Context: an optimization exercise on an open-source flow, tuned for small area. The choices shown serve that exercise and are no tape-out recipe. Where RTL was checked, it was by simulation tests only, not by an equivalence proof against the original. The series may have gaps, and a smaller design here may also do less where the tests do not look. For run 2, only the layout was checked, not whether the RTL still works.

==> design/flow/design.v <==
module mul 
#(parameter WI = 8, 
parameter WO = 2*WI)(
input [WI-1:0] w,
input [WI-1:0] x,
output[WO-1:0] y
);
assign y = $signed(x) * $signed(w);
endmodule
module mac #(
parameter WI = 8, 
parameter N  = 16, 
parameter WN = $clog2(N),
parameter WO = 2*WI + WN)(
input clk,
input rstn,
input vld_i, 
input [N*WI-1:0] win, 
input [N*WI-1:0] din, 
output[WO+1:0] acc_o,
output  vld_o
);
reg [WN:0] vld_d;
wire[2*WI+1:0] y0[0:N-1];	 
reg [2*WI+2:0] y1[0:N/2-1];	 
reg [2*WI+3:0] y2[0:N/4-1];	 
reg [2*WI+4:0] y3[0:N/8-1];	 
reg [2*WI+5:0] y4         ;	 
reg [N*(WI+1)-1:0] weight;
reg [N*(WI+1)-1:0] activation;
integer i;
always@(posedge clk, negedge rstn) begin
	if(~rstn) begin
		weight 		<= 0;
		activation 	<= 0;
	end
	else begin
		for(i = 0; i < N; i=i+1) begin
			weight[i*(WI+1)+:(WI+1)] 		<= $signed($signed({win[( i*WI)+:WI],1'b0})+1);
			activation[i*(WI+1)+:(WI+1)] 	<= $signed({1'b0,din[ i*WI+:WI]});
		end		
	end
end
mul #(.WI(WI+1)) u_mul_00(.w(weight[( 0*(WI+1))+:(WI+1)]),.x(activation[( 0*(WI+1))+:(WI+1)]),.y(y0[ 0]));
mul #(.WI(WI+1)) u_mul_01(.w(weight[( 1*(WI+1))+:(WI+1)]),.x(activation[( 1*(WI+1))+:(WI+1)]),.y(y0[ 1]));
mul #(.WI(WI+1)) u_mul_02(.w(weight[( 2*(WI+1))+:(WI+1)]),.x(activation[( 2*(WI+1))+:(WI+1)]),.y(y0[ 2]));
mul #(.WI(WI+1)) u_mul_03(.w(weight[( 3*(WI+1))+:(WI+1)]),.x(activation[( 3*(WI+1))+:(WI+1)]),.y(y0[ 3]));
mul #(.WI(WI+1)) u_mul_04(.w(weight[( 4*(WI+1))+:(WI+1)]),.x(activation[( 4*(WI+1))+:(WI+1)]),.y(y0[ 4]));
mul #(.WI(WI+1)) u_mul_05(.w(weight[( 5*(WI+1))+:(WI+1)]),.x(activation[( 5*(WI+1))+:(WI+1)]),.y(y0[ 5]));
mul #(.WI(WI+1)) u_mul_06(.w(weight[( 6*(WI+1))+:(WI+1)]),.x(activation[( 6*(WI+1))+:(WI+1)]),.y(y0[ 6]));
mul #(.WI(WI+1)) u_mul_07(.w(weight[( 7*(WI+1))+:(WI+1)]),.x(activation[( 7*(WI+1))+:(WI+1)]),.y(y0[ 7]));
mul #(.WI(WI+1)) u_mul_08(.w(weight[( 8*(WI+1))+:(WI+1)]),.x(activation[( 8*(WI+1))+:(WI+1)]),.y(y0[ 8]));
mul #(.WI(WI+1)) u_mul_09(.w(weight[( 9*(WI+1))+:(WI+1)]),.x(activation[( 9*(WI+1))+:(WI+1)]),.y(y0[ 9]));
mul #(.WI(WI+1)) u_mul_10(.w(weight[(10*(WI+1))+:(WI+1)]),.x(activation[(10*(WI+1))+:(WI+1)]),.y(y0[10]));
mul #(.WI(WI+1)) u_mul_11(.w(weight[(11*(WI+1))+:(WI+1)]),.x(activation[(11*(WI+1))+:(WI+1)]),.y(y0[11]));
mul #(.WI(WI+1)) u_mul_12(.w(weight[(12*(WI+1))+:(WI+1)]),.x(activation[(12*(WI+1))+:(WI+1)]),.y(y0[12]));
mul #(.WI(WI+1)) u_mul_13(.w(weight[(13*(WI+1))+:(WI+1)]),.x(activation[(13*(WI+1))+:(WI+1)]),.y(y0[13]));
mul #(.WI(WI+1)) u_mul_14(.w(weight[(14*(WI+1))+:(WI+1)]),.x(activation[(14*(WI+1))+:(WI+1)]),.y(y0[14]));
mul #(.WI(WI+1)) u_mul_15(.w(weight[(15*(WI+1))+:(WI+1)]),.x(activation[(15*(WI+1))+:(WI+1)]),.y(y0[15]));
always@(posedge clk, negedge rstn) begin
	if(~rstn) begin
		for(i = 0; i < N/2; i=i+1) begin
			y1[i] <= 0;
		end
		for( i = 0; i < N/4; i=i+1) begin
			y2[i] <= 0;
		end
		for( i = 0; i < N/8; i=i+1) begin
			y3[i] <= 0;
		end
		y4 <=0;
	end
	else begin
		y1[0] <= $signed(y0[ 0]) + $signed(y0[ 1]);
		y1[1] <= $signed(y0[ 2]) + $signed(y0[ 3]);
		y1[2] <= $signed(y0[ 4]) + $signed(y0[ 5]);
		y1[3] <= $signed(y0[ 6]) + $signed(y0[ 7]);
		y1[4] <= $signed(y0[ 8]) + $signed(y0[ 9]);
		y1[5] <= $signed(y0[10]) + $signed(y0[11]);
		y1[6] <= $signed(y0[12]) + $signed(y0[13]);
		y1[7] <= $signed(y0[14]) + $signed(y0[15]);
		y2[0] <= $signed(y1[0]) + $signed(y1[ 1]);
		y2[1] <= $signed(y1[2]) + $signed(y1[ 3]);
		y2[2] <= $signed(y1[4]) + $signed(y1[ 5]);
		y2[3] <= $signed(y1[6]) + $signed(y1[ 7]);
		y3[0] <= $signed(y2[0]) + $signed(y2[ 1]);
		y3[1] <= $signed(y2[2]) + $signed(y2[ 3]);
		y4    <= $signed(y3[0]) + $signed(y3[ 1]);
	end
end
always@(posedge clk, negedge rstn) begin
	if(~rstn) begin
		vld_d <= 0;
	end
	else begin
		vld_d <= {vld_d[WN-1:0],vld_i};
	end
end
assign vld_o = vld_d[WN];
assign acc_o = $signed(y4);
endmodule
module mac_kern #(
parameter WI = 8, 
parameter N  = 16, 
parameter WN = $clog2(N),
parameter WO = 2*(WI+1) + WN)(
clk,
rstn,
is_conv3x3,			 
vld_i, 
win, 
din, 
acc_o,
vld_o
);
localparam CONV3x3_DELAY 	= 9;
localparam CONV3x3_DELAY_W 	= 4;	
input clk;
input rstn;
input is_conv3x3;			 
input vld_i; 
input [N*WI-1:0] win; 
input [N*WI-1:0] din; 
output[WO+CONV3x3_DELAY_W:0] acc_o;
output  reg vld_o;
wire[WO-1:0] sub_acc_o;	
wire sub_vld_o;
reg [WN+1:0] is_conv3x3_d;
reg [CONV3x3_DELAY:0] sub_vld_o_d;
reg [WO+CONV3x3_DELAY_W:0] psum;
reg [3:0] pix_idx;
mac u_mac(
. clk(clk),
. rstn(rstn),
. vld_i(vld_i), 
. win(win), 
. din(din), 
. acc_o(sub_acc_o),
. vld_o(sub_vld_o)
);
always@(posedge clk, negedge rstn) begin
	if(~rstn) begin
		psum <= 0;
	end
	else begin
		if(sub_vld_o) begin
			if(pix_idx == 0)
				psum <= $signed(sub_acc_o);
			else
				psum <= $signed(psum) + $signed(sub_acc_o);
		end
	end
end
always@(posedge clk, negedge rstn) begin
	if(~rstn) begin
		is_conv3x3_d <= 0;
		sub_vld_o_d <= 0;
	end
	else begin
		is_conv3x3_d <= {is_conv3x3_d[WN:0],is_conv3x3};
		sub_vld_o_d	 <= {sub_vld_o_d[CONV3x3_DELAY-1:0],sub_vld_o};
	end
end
assign acc_o = $signed(psum);
always@(posedge clk, negedge rstn) begin
	if(~rstn) begin
		vld_o <= 1'b0;
	end
	else begin
		if(~is_conv3x3_d[WN])	 
			vld_o <= sub_vld_o;
		else begin				 
			if(pix_idx == 8)
				vld_o <= 1'b1;
			else
				vld_o <= 1'b0;
		end			
	end
end
always@(posedge clk, negedge rstn) begin
	if(~rstn) begin
        pix_idx <= 0;
    end
	else begin
		if(is_conv3x3_d[WN] && sub_vld_o) begin
			if(pix_idx == 8)
				pix_idx <= 0;
			else
				pix_idx <= pix_idx + 1;			
		end
	end
end
endmodule
`timescale 1ns/1ps
module bias_shifter(
    d_in,
    n_shift,
    d_out
    );
    parameter DATA_BITS = 48;
    parameter SHIFT_W = 5;
	parameter OUT_DATA_BITS = 48;
    input [DATA_BITS-1:0] d_in;
    input [SHIFT_W-1:0] n_shift;
    output [OUT_DATA_BITS-1:0] d_out;
    reg [DATA_BITS-1:0] d_out_r;
    always @*
    begin
        case (n_shift)
            'd5 : d_out_r = {{ 5{d_in[DATA_BITS-1]}}, d_in[DATA_BITS-1:5]};
            'd6 : d_out_r = {{ 6{d_in[DATA_BITS-1]}}, d_in[DATA_BITS-1:6]};
            'd7 : d_out_r = {{ 7{d_in[DATA_BITS-1]}}, d_in[DATA_BITS-1:7]};
            'd8 : d_out_r = {{ 8{d_in[DATA_BITS-1]}}, d_in[DATA_BITS-1:8]};
            'd9 : d_out_r = {{ 9{d_in[DATA_BITS-1]}}, d_in[DATA_BITS-1:9]};
            'd10: d_out_r = {{10{d_in[DATA_BITS-1]}}, d_in[DATA_BITS-1:10]};
            'd11: d_out_r = {{11{d_in[DATA_BITS-1]}}, d_in[DATA_BITS-1:11]};
            'd12: d_out_r = {{12{d_in[DATA_BITS-1]}}, d_in[DATA_BITS-1:12]};
            'd13: d_out_r = {{13{d_in[DATA_BITS-1]}}, d_in[DATA_BITS-1:13]};
            'd14: d_out_r = {{14{d_in[DATA_BITS-1]}}, d_in[DATA_BITS-1:14]};
            'd15: d_out_r = {{15{d_in[DATA_BITS-1]}}, d_in[DATA_BITS-1:15]};
            'd16: d_out_r = {{16{d_in[DATA_BITS-1]}}, d_in[DATA_BITS-1:16]};
            'd17: d_out_r = {{17{d_in[DATA_BITS-1]}}, d_in[DATA_BITS-1:17]};
            'd18: d_out_r = {{18{d_in[DATA_BITS-1]}}, d_in[DATA_BITS-1:18]};
            'd19: d_out_r = {{19{d_in[DATA_BITS-1]}}, d_in[DATA_BITS-1:19]};
            'd20: d_out_r = {{20{d_in[DATA_BITS-1]}}, d_in[DATA_BITS-1:20]};
            'd21: d_out_r = {{21{d_in[DATA_BITS-1]}}, d_in[DATA_BITS-1:21]};
            'd22: d_out_r = {{22{d_in[DATA_BITS-1]}}, d_in[DATA_BITS-1:22]};
            'd23: d_out_r = {{23{d_in[DATA_BITS-1]}}, d_in[DATA_BITS-1:23]};
            'd24: d_out_r = {{24{d_in[DATA_BITS-1]}}, d_in[DATA_BITS-1:24]};
            'd25: d_out_r = {{25{d_in[DATA_BITS-1]}}, d_in[DATA_BITS-1:25]};
            default: d_out_r = 'h0;
        endcase
    end
    assign d_out = d_out_r[OUT_DATA_BITS-1:0];
endmodule
`timescale 1ns/1ps
module act_shifter(
    d_in,
    n_shift,
    d_out
    );
    parameter DATA_BITS = 32;
    parameter SHIFT_W = 3;
    input [DATA_BITS-1:0] d_in;
    input [SHIFT_W-1:0] n_shift;
    output [DATA_BITS-1:0] d_out;
    reg [DATA_BITS-1:0] d_out_r;
    always @*
    begin
        case (n_shift)
            'd0: d_out_r = d_in;
            'd1: d_out_r = {{1{d_in[DATA_BITS-1]}}, d_in[DATA_BITS-1:1]};
            'd2: d_out_r = {{2{d_in[DATA_BITS-1]}}, d_in[DATA_BITS-1:2]};
            'd3: d_out_r = {{3{d_in[DATA_BITS-1]}}, d_in[DATA_BITS-1:3]};
            'd4: d_out_r = {{4{d_in[DATA_BITS-1]}}, d_in[DATA_BITS-1:4]};
            'd5: d_out_r = {{5{d_in[DATA_BITS-1]}}, d_in[DATA_BITS-1:5]};
            'd6: d_out_r = {{6{d_in[DATA_BITS-1]}}, d_in[DATA_BITS-1:6]};
            'd7: d_out_r = {{7{d_in[DATA_BITS-1]}}, d_in[DATA_BITS-1:7]};
            default: d_out_r = 'h0;
        endcase
    end
    assign d_out = d_out_r;
endmodule
module bnorm_quant_act(
    clk,
    resetn,
    is_last_layer,
    scale,
    bias,
    act_shift,
    bias_shift,
    accum_in,
    accum_vld_in,
    accum_out,
    accum_vld_out
    );
	parameter PARAM_BITS 	= 16;
	parameter WEIGHT_BITS 	= 8;
	parameter ACT_BITS		= 8;
	parameter DATA_BITS 	= 27;
	localparam N_DELAY = 4;
    input clk;
    input resetn;
    input is_last_layer;
    input [PARAM_BITS-1:0] scale;
    input [PARAM_BITS-1:0] bias;
    input [2:0] act_shift;
    input [4:0] bias_shift;
    input [DATA_BITS-1:0] accum_in;
    input accum_vld_in;
    output [ACT_BITS-1:0] accum_out;
    output accum_vld_out;
    reg [N_DELAY-1:0] accum_vld;
    reg [2:0] act_shift_r;
    reg [4:0] bias_shift_r;
	reg [PARAM_BITS:0] scale_r;		 
    reg [PARAM_BITS-1:0] bias_r;
    reg [DATA_BITS-1:0] accum_in_r;
    reg [DATA_BITS+PARAM_BITS-1:0] acc_mult;
    wire [DATA_BITS-1:0] acc_mult_shift; 
    wire [DATA_BITS-1:0] acc_mean_shift; 
    reg [DATA_BITS-1:0] acc_mean;
    wire signed [DATA_BITS-1:0] acc_quant;   
    wire signed [DATA_BITS-1:0] acc_relu;
    reg signed [ACT_BITS-1:0] accum_relu;
    reg [ACT_BITS-1:0] accum_final;
    always @(posedge clk)
    begin
        accum_in_r <= accum_in;
        act_shift_r <= act_shift;
        bias_shift_r <= bias_shift;
        scale_r <= scale;
        bias_r <= bias;
    end
    always @(posedge clk)
    begin
        acc_mult <= $signed(accum_in_r) * $signed(scale_r);
    end
    bias_shifter #(
        .DATA_BITS (DATA_BITS+PARAM_BITS),.OUT_DATA_BITS(DATA_BITS),
        .SHIFT_W (5)
    )
    u_bias_shift (
        .d_in (acc_mult),
        .n_shift (bias_shift_r),
        .d_out (acc_mult_shift)
    );
    always @(posedge clk) begin
        acc_mean <= $signed(acc_mult_shift) + $signed(bias_r);
    end
    act_shifter #(
        .DATA_BITS (DATA_BITS),
        .SHIFT_W (3)
    )
    u_act_shift (
        .d_in (acc_mean),
        .n_shift(act_shift_r),
        .d_out (acc_mean_shift)
    );
   assign acc_relu = $signed(~acc_mean_shift[DATA_BITS-1] ? acc_mean_shift : 'h0);   
   assign acc_quant = (~is_last_layer) ? acc_relu :acc_mean_shift;  
   always @(posedge clk or negedge resetn)
     if(!resetn)  
		accum_relu <= 'h0;
    else begin
		accum_relu <= (acc_quant > 255) ? 255 : acc_quant[ACT_BITS-1:0];
	end
    always @(posedge clk or negedge resetn)
        if(!resetn) 
			accum_final <= 'h0;
        else         
			accum_final <= acc_quant;			 
    assign accum_out = is_last_layer ? accum_final : accum_relu;    
    always @(posedge clk or negedge resetn)
    begin
        if(!resetn) accum_vld <= 'h0;
        else        accum_vld <= {accum_vld[N_DELAY-2:0], accum_vld_in};
    end 
    assign accum_vld_out = accum_vld[N_DELAY-1];
endmodule
module conv_kern(
clk,
rstn,
is_last_layer,
scale,
bias,
act_shift,
bias_shift,
is_conv3x3,			 
vld_i, 
win, 
din, 
acc_o,
vld_o
);
parameter WI = 8;
parameter N  = 16; 
parameter WN = $clog2(N);
parameter WO = 2*(WI+1) + WN;
parameter PARAM_BITS 	= 16;
parameter WEIGHT_BITS 	= 8;
parameter ACT_BITS		= 8;
localparam CONV3x3_DELAY 	= 9;
localparam CONV3x3_DELAY_W 	= 4;	
parameter DATA_BITS 	= WO + CONV3x3_DELAY_W+1;
input clk;
input rstn;
input is_last_layer;
input [PARAM_BITS-1:0] scale;
input [PARAM_BITS-1:0] bias;
input [2:0] act_shift;
input [4:0] bias_shift;
input is_conv3x3;			 
input vld_i; 
input [N*WI-1:0] win; 
input [N*WI-1:0] din; 
output [ACT_BITS-1:0] acc_o;
output vld_o;
wire[DATA_BITS-1:0]  mac_kern_acc_o;
wire  				mac_kern_acc_vld_o;
mac_kern u_mac_kern(
. clk(clk),
. rstn(rstn),
. is_conv3x3(is_conv3x3),
. vld_i(vld_i), 
. win(win), 
. din(din), 
. acc_o(mac_kern_acc_o),
. vld_o(mac_kern_acc_vld_o)
);
bnorm_quant_act #(.DATA_BITS(DATA_BITS))
u_bnorm_quant_act
(
. clk(clk),
. resetn(rstn),
. is_last_layer(is_last_layer),
. scale(scale),
. bias(bias),
. act_shift(act_shift),
. bias_shift(bias_shift),
. accum_in(mac_kern_acc_o),
. accum_vld_in(mac_kern_acc_vld_o),
. accum_out(acc_o),
. accum_vld_out(vld_o)
);
endmodule
==> design/flow/run.sh <==
#!/bin/bash
# synth_recipe.tcl (not shown) runs the flow's synth.tcl, then flattens the netlist and writes it again
# the make line also repeats each setting of config.mk as NAME=value (left out here)
make -C /OpenROAD-flow-scripts/flow DESIGN_CONFIG=/design/flow/config.mk WORK_HOME=/design/flow/orfs CLKGATE_MAP_FILE= SYNTH_SCRIPT=/design/flow/synth_recipe.tcl finish
==> design/flow/config.mk <==
export PLATFORM = sky130hd
export DESIGN_NAME = conv_kern
export DESIGN_NICKNAME = conv_kern
export VERILOG_FILES = /design/flow/design.v
export SDC_FILE = /design/flow/constraint.sdc
export NUM_CORES = 4
export LEC_CHECK = 0
export CAP_MARGIN = 20
export CORE_MARGIN = 2
export CORE_UTILIZATION = 40
export SLEW_MARGIN = 20
==> design/flow/constraint.sdc <==
create_clock -name core_clock -period 8.0 [get_ports {clk}]
set_input_delay 1.6000 -clock core_clock [delete_from_list [all_inputs] [get_ports {clk}]]
set_output_delay 1.6000 -clock core_clock [all_outputs]
set_load 0.01 [all_outputs]
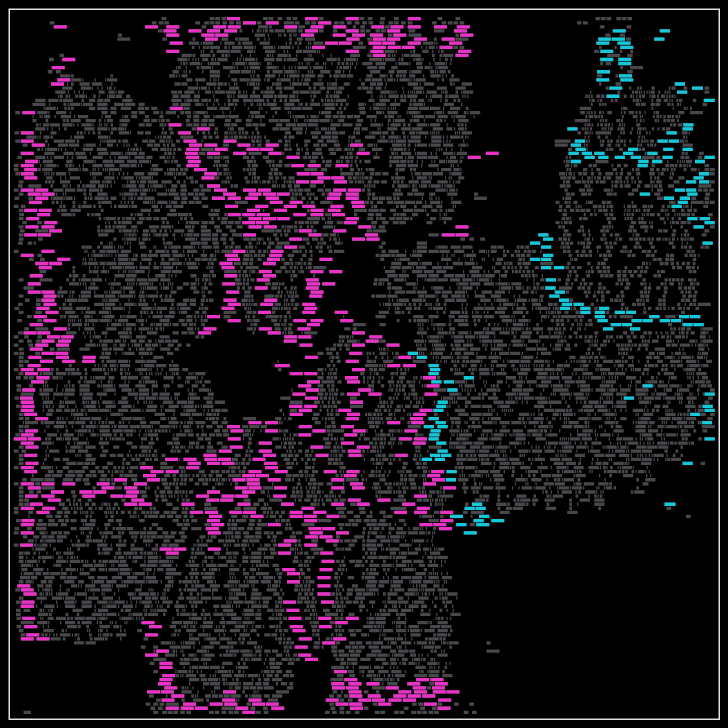
*Hierarchy map of the flops, run 1*
Scale: 1.5 px per µm. Other cells in grey.
| scope | colour | sequential cells |
|---|---|---|
| u_bnorm_quant_act | cyan | 152 |
| u_mac_kern | magenta | 595 |
Finished Core Util: 44.6%
die area: 223,000 µm²

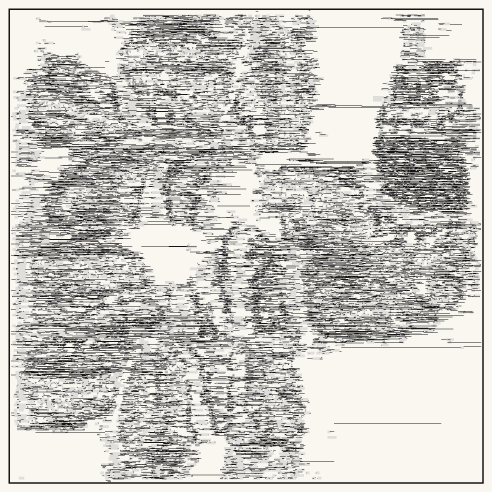
*Metal 1, run 1*
Scale: 1 px per µm. Cells faint in the background.
wire length on this layer: 93.5 mm
share of all routed wire: 44%
vias: 61,200
WL final: 212 mm
met1 usage: 26.3%

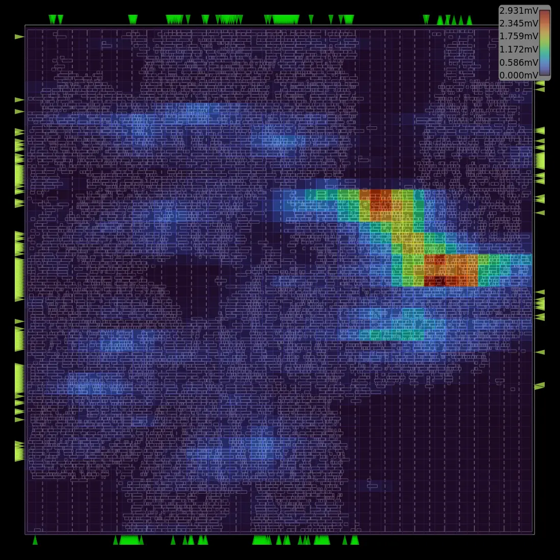
*IR drop over the die, run 1*

==> results.cfg, run 1 <==
[timing]
finClkSkew_ns = 0.0477
setup_viol = 0
fin_crit_ns = 7.14
relSlewSlack_pct = 21.2
fin_crit_sh_pct = 89.3
hold_viol = 0
fin_tns_setup_ns = 0
hold_slack_ns = 0.345
maxSlewViolCount = 0

[floorplanning]
rows = 171
die_w_um = 472
pin_count = 310
die_y_um = 472
core_area_um2 = 218000
taps = 2854

[job]
cap_violations = 0

[hold_path]
holdPathEnd = u_mac_kern.is_conv3x3_d[1]$_DFF_PN0_
hold-path-cell-count = 0
min_path_type = reg -> reg

[worst_setup_path]
end_kind = flop
crit_chain = buf_4, nand2_1, fa_1, inv_1, fa_1, inv_1, fa_1, inv_1, fa_1, fa_1, inv_1, fa_1, inv_1, ha_1, ha_1, inv_1, o21bai_1, a21o_1, a21oi_1, o21ai_0, o41a_1, a21o_1, a21oi_1, xnor2_1
cp.required_ns = 8.67
cp_top_family = adder cells
critPathMaxFanout = 76
r2r_slack_ns = 0.86
rr_startpoint = u_mac_kern.u_mac.weight[135]$_DFF_PN0_
critPathArrivalTime_ns = 7.81

[route]
drcViolationCount = 0
wl_per_cell_um = 17.7
ant_nets = 0

[grt]
overflow = 0

[logic_synthesis]
synth_edf_count = 0
async_flop_share_pct = 82.3
yosys_warnings = 11
yosysUniqueCellTypes = 87

[clock_network]
cts_sinks = 747
cts-buffers-inserted = 92
clk_pin_slew_ns = 0.06
cts_resized = 0

[placement]
port-buffer-count = 309

[run_status]
status = no timing/DRC/antenna violations

[cells_and_area]
final_cell_count_no_fill = 12000
seq_cell_count = 747
buffers = 372
seq_share_pct = 18.6
[run 1: state kept, by name, summed over array words and instances (netlist names), 5 cells and up]
register	flops
u_bnorm_quant_act.bias_shift_r	5
u_mac_kern.u_mac.y2	80
u_bnorm_quant_act.accum_final	8
u_mac_kern.u_mac.weight	129
u_mac_kern.u_mac.y4	22
u_bnorm_quant_act.accum_in_r	27
u_bnorm_quant_act.acc_mean	27
u_mac_kern.u_mac.y3	42
u_mac_kern.u_mac.vld_d	5
u_bnorm_quant_act.bias_r	16
u_mac_kern.u_mac.activation	128
u_bnorm_quant_act.scale_r	16
u_mac_kern.is_conv3x3_d	5
u_mac_kern.psum	27
u_bnorm_quant_act.acc_mult	38
u_bnorm_quant_act.accum_relu	8
u_mac_kern.u_mac.y1	152
[run 1: Yosys cell counts (all sizes together) (114+ instances only)]
cell    count  area (µm²)
a21o      129         968
a21oi     306        1540
a22oi     138        1040
and2      773        4840
clkbuf    250         940
dfrtp     615       15400
dfxtp     132        2640
fa       1326       26500
ha       1069       13400
inv      1647        6180
nand2     833        3130
nor2      269        1010
o21ai     114         589
xnor2     240        2100
[run 1: logic make-up (layout without fill, tap and decap cells)]
| logic type | count (synthesis) | in the layout | share of synthesized area, % |
|---|---|---|---|
| AO/OA/AOI/OAI | 1062 | 1062 | 8.29 |
| XOR/XNOR | 351 | 351 | 3.50 |
| adder cells (fa/ha/maj) | 2395 | 2395 | 45.5 |
| buffers and inverters | 1918 | 2193 | 8.22 |
| flip-flops | 747 | 747 | 20.6 |
| multiplexers | 37 | 37 | 0.458 |
| other | 1 | 8 | 0.00428 |
| AND/OR/NAND/NOR | 2349 | 2349 | 13.5 |
[run 1: layer usage]
| metal | global-route usage [%] | wire length, µm | vias up |
|---|---|---|---|
| li1 | - | - | 28400 |
| met1 | 26.3 | 93500 | 30900 |
| met2 | 33.1 | 103000 | 1552 |
| met3 | 2.79 | 10700 | 360 |
| met4 | 5.19 | 5540 | 4 |
| met5 | 0 | 23 | - |
### Top view of the die, run 1

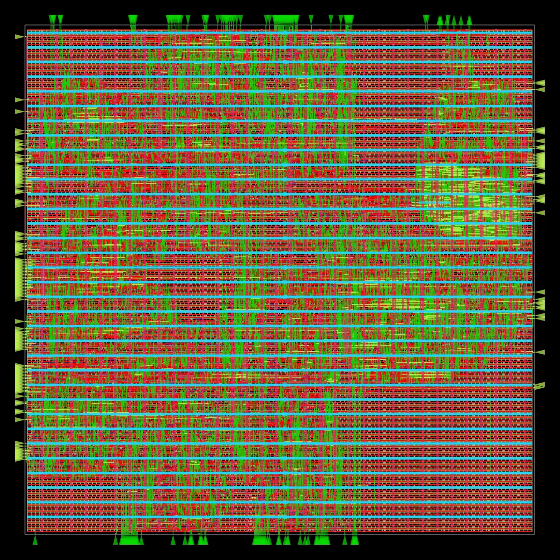

==> run 2: too many edits to list; what changed since run 1 <==
design/flow/design.v: 426 -> 7467 lines; modules unchanged: 0
  mul: edited, 9 -> 1821 lines
  fa: new, 4 lines
  ha: new, 4 lines
  mac: edited, 92 -> 5463 lines
  mac_kern: edited, 92 -> 42 lines
  bias_shifter: edited, 41 -> 14 lines
  act_shifter: edited, 27 -> 15 lines
  bnorm_quant_act: edited, 97 -> 50 lines
  conv_kern: edited, 66 -> 54 lines
==> module fa as of run 2 <==
module fa (input a, input b, input c, output s, output co);
assign s  = a ^ b ^ c;
assign co = (a & b) | (c & (a ^ b));
endmodule
==> module conv_kern as of run 2 <==
module conv_kern(
    clk,
    rstn,
    is_last_layer,
    scale,
    bias,
    act_shift,
    bias_shift,
    is_conv3x3,
    vld_i,
    win,
    din,
    acc_o,
    vld_o
);
input clk;
input rstn;
input is_last_layer;
input [15:0] scale;
input [15:0] bias;
input [2:0] act_shift;
input [4:0] bias_shift;
input is_conv3x3;
input vld_i;
input [127:0] win;
input [127:0] din;
output [7:0] acc_o;
output vld_o;
wire [24:0] sum;
wire        sum_vld;
mac_kern u_mac_kern (
    .clk        (clk),
    .rstn       (rstn),
    .is_conv3x3 (is_conv3x3),
    .vld_i      (vld_i),
    .win        (win),
    .din        (din),
    .acc_o      (sum),
    .vld_o      (sum_vld)
);
bnorm_quant_act u_bnorm_quant_act (
    .clk           (clk),
    .resetn        (rstn),
    .is_last_layer (is_last_layer),
    .scale         (scale),
    .bias          (bias),
    .act_shift     (act_shift),
    .bias_shift    (bias_shift),
    .accum_in      (sum),
    .accum_vld_in  (sum_vld),
    .accum_out     (acc_o),
    .accum_vld_out (vld_o)
);
endmodule
==> module bnorm_quant_act as of run 2 <==
module bnorm_quant_act(
    input            clk,
    input            resetn,
    input            is_last_layer,
    input  [15:0]    scale,
    input  [15:0]    bias,
    input  [2:0]     act_shift,
    input  [4:0]     bias_shift,
    input  [24:0]    accum_in,
    input            accum_vld_in,
    output reg [7:0] accum_out,
    output reg       accum_vld_out
);
wire        shift_ok = (bias_shift >= 5'd5) && (bias_shift <= 5'd25);
wire [15:0] scale_m  = scale & {16{shift_ok}};
wire [40:0] mult_s, mult_c;
mul u_mul (
    .a (accum_in),
    .b (scale_m),
    .s (mult_s),
    .c (mult_c)
);
wire [40:0] mult = mult_s + mult_c;
wire [26:0] mult_shift;
bias_shifter u_bias_shift (
    .d_in    (mult),
    .n_shift (bias_shift),
    .d_out   (mult_shift)
);
reg [26:0] mult_shift_r;
reg        vld_r;
always @(posedge clk)
    mult_shift_r <= mult_shift;
always @(posedge clk or negedge resetn)
    if (!resetn) vld_r <= 1'b0;
    else         vld_r <= accum_vld_in;
wire [26:0] acc_mean = mult_shift_r + {{11{bias[15]}}, bias};
wire [7:0]  act;
act_shifter u_act_shift (
    .d_in          (acc_mean),
    .n_shift       (act_shift),
    .is_last_layer (is_last_layer),
    .d_out         (act)
);
always @(posedge clk)
    accum_out <= act;
always @(posedge clk or negedge resetn)
    if (!resetn) accum_vld_out <= 1'b0;
    else         accum_vld_out <= vld_r;
endmodule
==> module mac_kern as of run 2 <==
module mac_kern(
    input             clk,
    input             rstn,
    input             is_conv3x3,
    input             vld_i,
    input  [127:0]    win,
    input  [127:0]    din,
    output reg [24:0] acc_o,
    output reg        vld_o
);
reg [3:0] pix_idx;
wire first = ~is_conv3x3 | (pix_idx == 4'd0);
wire last  = ~is_conv3x3 | (pix_idx == 4'd8);
always @(posedge clk or negedge rstn)
    if (!rstn)
        pix_idx <= 4'd0;
    else if (vld_i & is_conv3x3)
        pix_idx <= (pix_idx == 4'd8) ? 4'd0 : pix_idx + 4'd1;
wire [24:0] dot_s, dot_c;
mac u_mac (
    .win (win),
    .din (din),
    .s   (dot_s),
    .c   (dot_c)
);
reg [24:0] dot_s_r, dot_c_r;
reg        first_r, last_r, vld_r;
always @(posedge clk) begin
    dot_s_r <= dot_s;
    dot_c_r <= dot_c;
    first_r <= first;
    last_r  <= last;
end
always @(posedge clk or negedge rstn)
    if (!rstn) vld_r <= 1'b0;
    else       vld_r <= vld_i;
always @(posedge clk)
    acc_o <= (first_r ? 25'd0 : acc_o) + dot_s_r + dot_c_r;
always @(posedge clk or negedge rstn)
    if (!rstn) vld_o <= 1'b0;
    else       vld_o <= vld_r & last_r;
endmodule
==> module bias_shifter as of run 2 <==
module bias_shifter(
    input  [40:0] d_in,
    input  [4:0]  n_shift,
    output [26:0] d_out
);
wire [4:0]         sh  = n_shift - 5'd5;
wire signed [35:0] d5  = d_in[40:5];
wire [35:0]        a16 = d5 >>> 16;
wire [35:0]        a8  = d5 >>> 8;
wire [33:0] s1 = sh[4] ? a16[33:0] : (sh[3] ? a8[33:0] : d5[33:0]);
wire [29:0] s2 = sh[2] ? s1[33:4] : s1[29:0];
wire [27:0] s3 = sh[1] ? s2[29:2] : s2[27:0];
assign d_out   = sh[0] ? s3[27:1] : s3[26:0];
endmodule
==> module act_shifter as of run 2 <==
module act_shifter(
    input  [26:0] d_in,
    input  [2:0]  n_shift,
    input         is_last_layer,
    output [7:0]  d_out
);
wire [10:0] s1 = n_shift[2] ? d_in[14:4] : d_in[10:0];
wire [8:0]  s2 = n_shift[1] ? s1[10:2]  : s1[8:0];
wire [7:0]  v  = n_shift[0] ? s2[8:1]   : s2[7:0];
wire [6:0] mask = 7'b1111111 << n_shift;
wire       over = (|d_in[25:15]) | (|(d_in[14:8] & mask));
wire neg  = ~is_last_layer & d_in[26];
wire clip = ~is_last_layer & over;
assign d_out = (v | {8{clip}}) & ~{8{neg}};
endmodule
==> module ha as of run 2 <==
module ha (input a, input b, output s, output co);
assign s  = a ^ b;
assign co = a & b;
endmodule
--- a/design/flow/config.mk
+++ b/design/flow/config.mk
@@ -10,2 +10,3 @@
 export CORE_UTILIZATION = 40
 export SLEW_MARGIN = 20
+export SYNTH_HIERARCHICAL = 1
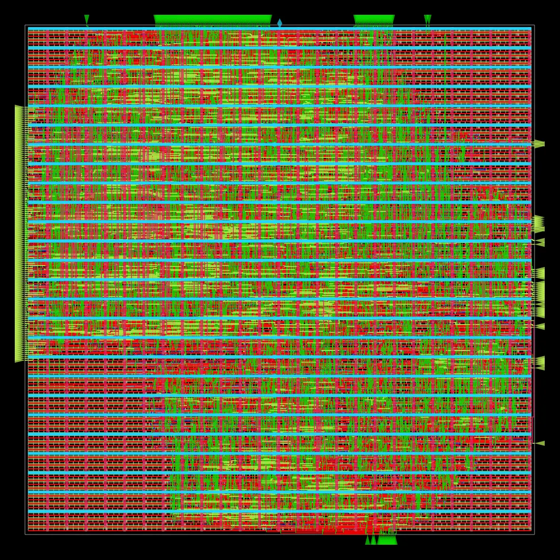
*Top view of the die, run 2*
number of I/O pins: 310
die extent in x: 359 µm
fin area: 61,300 µm²
FP Rows: 130
die area: 129,000 µm²

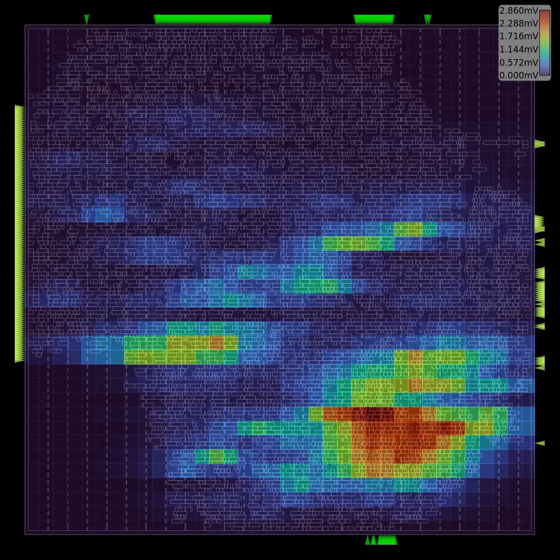
*IR drop over the die, run 2*

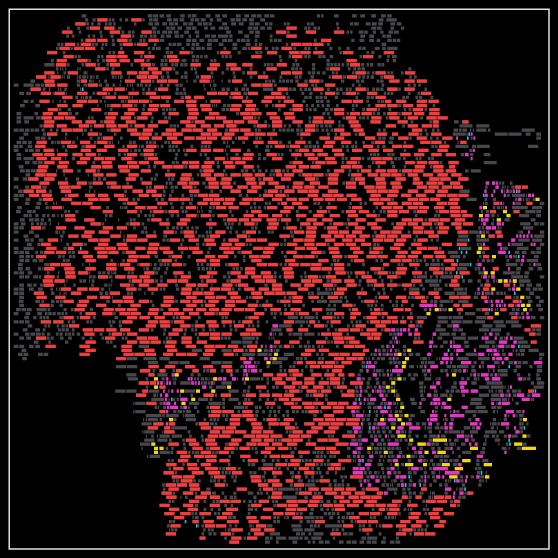
*Gate families picked out, run 2*
Scale: 1.5 px per µm.
| family | colour | cells |
|---|---|---|
| fa/ha/maj cells | red | 1,591 |
| xor and xnor cells | yellow | 87 |
| inv cells | cyan | 40 |
| aoi and oai cells | magenta | 344 |

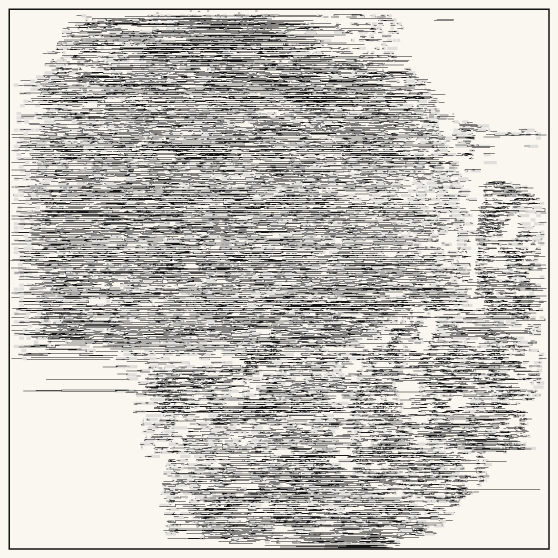
*Metal 1, run 2*
Scale: 1.5 px per µm. Cells faint in the background.
share of all routed wire: 42%
main direction: horizontal
met1 usage: 44.7%
WL final: 203 mm
vias: 38,700

==> run 2 against run 1 <==
Compared with the run above:
- the layout now fails its checks (negative setup slack)
- via count fell by 37%
- first-iteration DRC count rose by 10%
- clock skew fell by 0.035 ns
- critical endpoint is now u_bnorm_quant_act.mult_shift_r[13]$_DFF_P_
- maximum frequency fell by 14%
- setup slack got worse by 1.2 ns
- die area fell by 42%
- core utilization rose by 4.3 points
- global-route usage rose by 12 points
==> results.cfg, run 2 <==
[timing]
finClkSkew_ns = 0.0130
fin_crit_ns = 8.31
hold_viol = 0
fin_crit_sh_pct = 104
maxSlewViolCount = 0
finalWorstSetupSlack_ns = -0.310
setup_viol = 26

[cells_and_area]
regMostFlops = u_bnorm_quant_act.mult_shift_r
final_cell_count_no_fill = 6829
fin_util_pct = 48.9

[floorplanning]
core_area_um2 = 125000

[hold_path]
min_path_type = reg -> reg
hold-path-cell-count = 0

[logic_synthesis]
yosys_warnings = 8

[clock_network]
clk_pin_slew_ns = 0.06
cts-buffers-inserted = 17

[grt]
overflow = 0

[placement]
port-buffer-count = 309

[route]
ant_nets = 0
drcViolationCount = 0

[run_status]
violations = negative setup slack
status = finished with violations

[worst_setup_path]
critPathArrivalTime_ns = 8.66

[job]
cap_violations = 0
[run 2: final timing paths]
| path | endpoint | slack, ns | startpoint |
|---|---|---|---|
| worst max-delay path | u_bnorm_quant_act.mult_shift_r[13]$_DFF_P_ | -0.31 | bias_shift[0] |
| worst min-delay path | u_bnorm_quant_act.vld_r$_DFF_PN0_ | 0.35 | u_mac_kern.vld_o$_DFF_PN0_ |
| worst max register to register | u_bnorm_quant_act.mult_shift_r[13]$_DFF_P_ | 0.97 | u_mac_kern.acc_o[6]$_DFF_P_ |
| worst min register to register | u_bnorm_quant_act.vld_r$_DFF_PN0_ | 0.35 | u_mac_kern.vld_o$_DFF_PN0_ |
| max in group asynchronous | u_mac_kern.pix_idx[2]$_DFFE_PN0P_ | 6.33 | rstn |
| min in group asynchronous | u_bnorm_quant_act.accum_vld_out$_DFF_PN0_ | 1.41 | rstn |
[run 2: routing by layer]
layer	global-route usage, %	share of wire (%)	vias to the layer above
li1	-	-	15500
met1	44.7	42	20700
met2	48.2	44	2210
met3	7.17	9.7	337
met4	11.6	4.4	0
met5	0	0	-
[run 2: cell type report]
type	instances	area share (%)
repair buffers	995	14.2
clock buffers	18	0.717
inverters	40	0.245
flip-flops and latches	120	3.99
diodes	10	0.0408
multi-input cells	3983	77.1
well taps	1650	3.37
clock inverters	13	0.316
[run 2: metrics by stage]
step / setup TNS, ns / worst slack, ns
floorplan: -0.317 / -0.114
global placement: -30.49 / -1.19
detailed placement: -33.65 / -1.34
CTS: -1.73 / -0.144
global route: -7.62 / -0.470
finish: -2.69 / -0.310
[run 2: timing repair]
item	in CTS	in global routing
resized for setup	153	127
setup buffers	28	25
endpoints found under the hold margin	0	0
endpoints found under the setup margin	27	27
pin swaps	64	67
gates cloned	3	1
[run 2: critical path: cells and delay by family]
family	cells	cell delay (ns)
fa+ha+maj	7	3.19
mux	2	0.74
compound gates	8	1.36
buf+inv	8	1.04
simple gates	3	0.61
xor+xnor	1	0.09

static timing again, ports no longer ideal:
How much do the figures lean on ideal ports? The routed layouts below were timed once more, with nothing changed but the port constraints. Step 1: set_driving_cell puts a clkbuf_16 on clk and a buf_2 on each other input, an assumption about the parent block. Step 2 adds t to the input delays and takes it off the output delays; t is the mean of the earliest and latest rising clock arrival at the registers after step 1. Input paths then give back, and output paths get back, about the clock's delay inside the block. Three values: ideal, step 1, step 2; two values: the first two.
run | t, ns | slack for setup (ns) | latest minus earliest clock arrival (ns) | worst register clock-pin slew, ns | cell pins on the clock port's net
run 1 | 0.825 | 0.857 / 0.857 / 0.857 | 0.060 / 0.060 | 0.08 / 0.08 | 1
run 2 | 0.532 | -0.310 / -0.284 / -0.817 | 0.013 / 0.013 | 0.06 / 0.06 | 1
The setup slack of run 2, which loses most, moves by +0.026 ns with the drivers and by -0.507 ns with both steps.
